Context: an optimization exercise on an open-source flow, tuned for small area. The choices shown serve that exercise and are no tape-out recipe. Function was checked by simulation only, so behaviour that the tests miss may differ from the original.

==> flow/design.v <==
`timescale 1ns/1ps
module counter (
  input 	   clk,
  input 	   rst,
  input 	   en,
  output reg [1:0] data_out
);
   always @ (posedge clk) begin
      if (rst == 1'b1) begin  
	 data_out <= 2'b0;
      end
      else if (en == 1'b1 ) begin  
	 if(data_out != 2'b11)  
	    data_out <= data_out+1'b1;  
      end
   end
endmodule
`timescale 1ns/1ps
module register (
  input		    clk,
  input             en,
  input    [31:0] data_in,   
  output reg [31:0] data_out    
);
always @ (posedge clk)
   if (en == 1'd1)  
     data_out <= data_in;
endmodule
`timescale 1ns / 1ps
module control (
	input 	    clk,
	input 	    rst,
	input 	    data_in_valid,
	input [1:0] cnt_data,
	output 	    cnt_rst, cnt_en,
	output 	    reg_en
);
   reg   state, state_nxt;
   always @ (posedge clk) begin
      if(rst)
	state <= 1'b0;
      else
	state <= state_nxt;
   end
   always @* begin
      state_nxt = state;  
      case (state)
	1'b0:  
	  if(data_in_valid)  
	    state_nxt = 1'b1;
	default:; 
      endcase    
   end 
   assign cnt_rst = data_in_valid;
   assign cnt_en = (state != 1'b0);  
   assign reg_en = data_in_valid | (cnt_data < 2'd3);
endmodule
`timescale 1ns / 1ps
module top (  
	input 	      clk,
	input 	      rst,
	input [7:0]   data_in,
	input 	      data_in_valid,
	output [31:0] data_out,
	output 	      data_out_valid
);
   wire 	      cnt_rst, cnt_en;
   wire [1:0] 	      count;
   wire 	      reg_en;
   wire [31:0] 	      reg_data_in, reg_data_out;
   assign data_out = reg_data_out;
   assign data_out_valid = data_in_valid;
   assign reg_data_in = data_in_valid? data_in : data_in*reg_data_out;
   counter cnt (
	       	.clk(clk),
	       	.rst(cnt_rst),
	       	.en(cnt_en),
	       	.data_out(count)
		);
   register preg (
	       	    .clk(clk),
	       	    .en(reg_en),
	       	    .data_in(reg_data_in),
	       	    .data_out(reg_data_out)
		    );
   control controler (
		      .clk(clk),
		      .rst(rst),
		      .data_in_valid(data_in_valid),
		      .cnt_data(count),
		      .cnt_rst(cnt_rst), 
		      .cnt_en(cnt_en),
		      .reg_en(reg_en)
		      );
endmodule
==> flow/run.sh <==
#!/bin/bash
# synth_recipe.tcl (not shown) runs the flow's synth.tcl, then flattens the netlist and writes it again
# the make line also repeats each setting of config.mk as NAME=value (left out here)
make -C /OpenROAD-flow-scripts/flow DESIGN_CONFIG=/design/flow/config.mk WORK_HOME=/design/flow/orfs CLKGATE_MAP_FILE= SYNTH_SCRIPT=/design/flow/synth_recipe.tcl finish
==> flow/config.mk <==
export PLATFORM = sky130hd
export DESIGN_NAME = top
export DESIGN_NICKNAME = top
export VERILOG_FILES = /design/flow/design.v
export SDC_FILE = /design/flow/constraint.sdc
export NUM_CORES = 4
export LEC_CHECK = 0
export CAP_MARGIN = 20
export CORE_MARGIN = 2
export CORE_UTILIZATION = 40
export PLACE_DENSITY = 0.6
export SLEW_MARGIN = 20
==> flow/constraint.sdc <==
create_clock -name core_clock -period 10.0 [get_ports {clk}]
set_input_delay 2.0000 -clock core_clock [delete_from_list [all_inputs] [get_ports {clk}]]
set_output_delay 2.0000 -clock core_clock [all_outputs]
set_load 0.01 [all_outputs]
==> impl_metrics.py <==
metrics = {
    "status": {
        "status": "timing/DRC/antenna clean",
    },
    "critical_path": {
        "rrSetupSlack_ps": 4250,
        "cpMostUsedCell": "fa_1",
        "startpoint": "data_in[5]",
        "critPathMaxStageDelay_ps": 1000,
        "end_kind": "flip-flop",
        "crit_path_max_fanout": 28,
        "critPathKind": "input port to flip-flop",
        "crit_chain": "clkdlybuf4s50_1 -> and2_1 -> fa_1 -> fa_1 -> fa_1 -> inv_1 -> fa_1 -> inv_1 -> ha_1 -> a2111oi_0 -> a211oi_1 -> nor2_1 -> o31ai_1 -> a31oi_1 -> mux2_1",
        "critPathSlowestCell": "clkdlybuf4s50_1",
        "startpoint_type": "input port",
        "timing.rr.end": "preg.data_out[25]$_SDFFCE_PP0P_",
    },
    "layout": {
        "diodes": 0,
        "seq_cells": 35,
        "final_cell_mix": "and2_1 (174), fa_1 (156), inv_1 (138)",
        "nClkBuffers": 5,
        "area_share_nonclk_buffers_pct": 5.48,
        "multi_input_cells": 643,
        "layout_commonest_cell": "and2_1",
        "fin_nets": 1081,
        "syn2layout_area_growth_pct": 10.6,
        "multi_input_area_um2": 6330,
        "nFillCells": 1965,
        "fin_area_um2": 8820,
    },
    "floorplan": {
        "die_h_um": 145,
        "initial_core_util_pct": 40.8,
        "rows": 51,
        "die_w_um": 145,
    },
    "global_routing": {
        "grt_pass1_vias": 6062,
        "grt-busiest-layer": "met2",
        "grt_max_degree": 45,
        "grt_pass1_wl_um": 32900,
        "gr-usage-met1_pct": 28.7,
        "grt.total_usage_pct": 19.5,
    },
    "synthesis": {
        "synthMuxAreaShare_pct": 1.16,
        "synth_top_area_share_pct": 39.2,
        "synth_area_leaders": "fa_1 (39%), and2_1 (14%), edfxtp_1 (12%)",
        "synth_simple_gate_area_share_pct": 21.4,
        "ys_seq_area_share_pct": 12.8,
        "netlist_instances": 843,
        "syn_area_um2": 7980,
        "post-synth-top-area-cell": "fa_1",
        "avgSynthCellArea_um2": 9.46,
        "ys_warn_count": 3,
        "synth_fp_nets": 1051,
        "synth_cell_types": 53,
        "synth_compound_area_share_pct": 7.80,
        "synth-edff-count": 32,
        "synth_top_family_by_area": "adder cells",
        "async_flop_share_pct": 0,
        "ys_seq_elements": 35,
    },
    "timing": {
        "fin_ws_ps": 1930,
        "setup_viol": 0,
        "hold_ws_ps": 472,
        "finalHoldViolCount": 0,
        "post-route-min-period_ps": 8070,
        "worstMarginPinSlew_ps": 1090,
        "slew_headroom_pct": 25.2,
    },
    "detailed_routing": {
        "routed-wl-met2_um": 8810,
        "vias": 5750,
        "wl_met1_um": 9460,
        "initialDrtViolationCount": 273,
        "dr_wl_met3_um": 716,
        "routed.top_layer": "met4",
        "via_per_inst": 5.05,
        "ant_nets": 0,
    },
    "hold_path": {
        "hp-start": "controler.state$_SDFF_PP0_",
        "min_path_cells": 2,
        "whs_endpoint": "controler.state$_SDFF_PP0_",
    },
    "cts": {
        "clock_tree.root_cell": "clkbuf_16",
        "postCtsSetupRepairBufs": 0,
        "clock_latency_ps": 290,
        "clockBufferDepth": 2,
        "holdBufCountCts": 0,
        "cts_tree": "built",
        "cts_buffers": 5,
    },
    "placement": {
        "dp_cells": 1131,
    },
}
==> cell usage after synthesis, drive strengths merged (3+ instances only) <==
cell,number
o21bai,4
and3,4
nor2b,8
a211o,4
o311ai,3
nor3,5
and2,174
xnor2,17
fa,156
a21o,6
o21ai,17
nor2,36
o31ai,3
inv,138
mux2,7
edfxtp,32
o21a,6
nand2,75
a21oi,32
nand2b,3
a211oi,6
xor2,12
nand3,3
a31oi,3
ha,41
clkbuf,26
dfxtp,3
==> worst register-to-register path, delay by kind of cell (launching register included) <==
family / cells / cell delay [ps]
muxes: 1 / 340
AOI/OAI and AO/OA: 4 / 1590
buffers and inverters: 2 / 90
and+or+nand+nor: 2 / 630
DFF: 1 / 560
adders and majority gates: 5 / 2270
==> flip-flops by register name (all words and copies together) (netlist names) <==
signal	cells
cnt.data_out	2
preg.data_out	32
controler.state	1
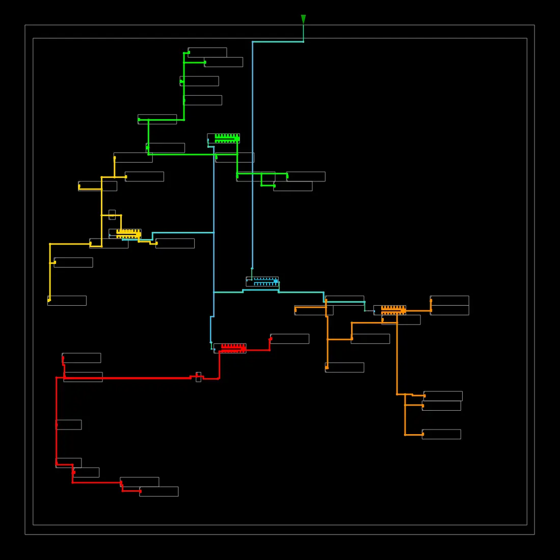
**Above:** clock tree after CTS.
clk sink count: 35
CTS HTree Levels: 2

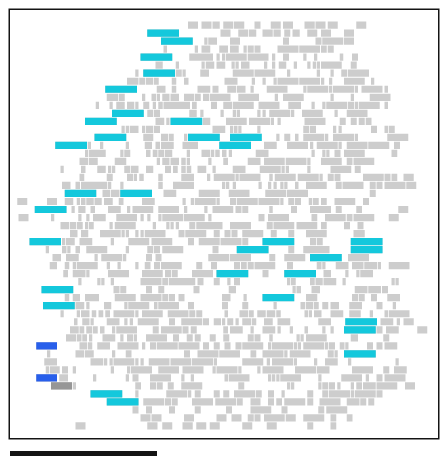
**Above:** hierarchy map of the flops.
Scale bar: 50 um. Other sequential cells in the stronger grey, the rest of the logic in the fainter grey.
| colour | scope | sequential cells |
|---|---|---|
| cyan | `preg` | 32 |
| blue | `cnt` | 2 |
Core Util, Final: 45.2%
Post-Layout Cell Count: 1,138
Die Area: 21,100 um^2

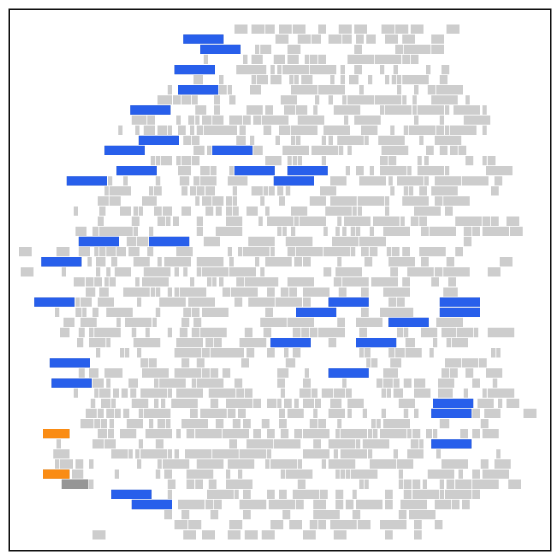
**Above:** sequential cells coloured by netlist name.
Other sequential cells in the stronger grey, the rest of the logic in the fainter grey.
| colour | name in the netlist | sequential cells |
|---|---|---|
| blue | `preg.data_out` | 32 |
| orange | `cnt.data_out` | 2 |
not coloured: 1
FF/Latch Area: 1020 um^2
Seq/total area: 11.6%

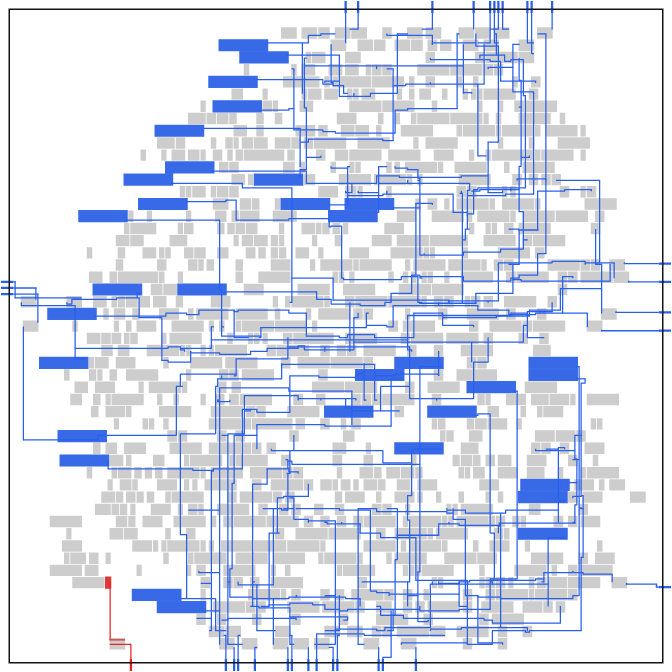
**Above:** port wiring.
| colour | port | direction | end cells | buffers | wire |
|---|---|---|---|---|---|
| blue | `data_out` | output | 32 | 32 | 4,550 um |
| red | `rst` | input | 1 | 1 | 24.3 um |
PortBufs: 43
Top-Level Pins: 44

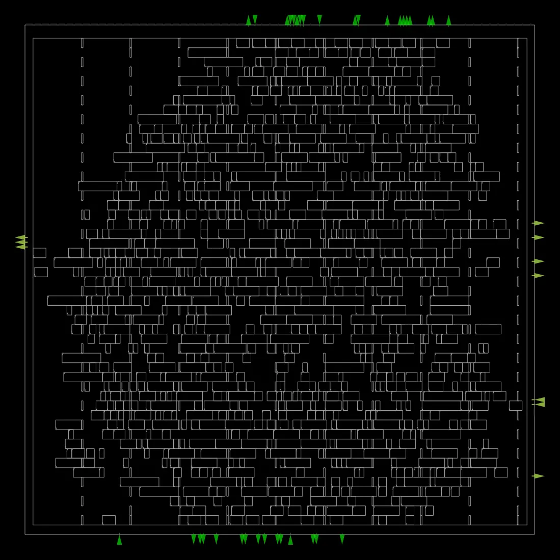
**Above:** cell placement.
core area: 19,500 um^2
Tapcell Cnt: 265

==> re-timing with driven ports <==
In the flow no input, the clock included, has a driving cell. The finished layout below was timed again as built, in two steps.
Step 1 (the two cells are an assumption about what drives the block):
set clk [get_ports {clk}]
set_driving_cell -lib_cell sky130_fd_sc_hd__clkbuf_16 $clk
set_driving_cell -lib_cell sky130_fd_sc_hd__buf_2 [delete_from_list [all_inputs] $clk]
Step 2, shift: input delay + t, output delay - t, t = (earliest + latest rising clock arrival at the registers) / 2. This alone moves slack from input paths to output paths.
a / b / c = ideal / step 1 / step 2; a / b = the first two.
t, ns: 0.325
setup WS [ns]: 1.934 / 1.948 / 1.624
clock arrival spread, ns: 0.007 / 0.007
After both steps setup and hold are still met in this run. For this run, drivers alone change the setup slack by +0.014 ns; drivers and shift together by -0.310 ns.
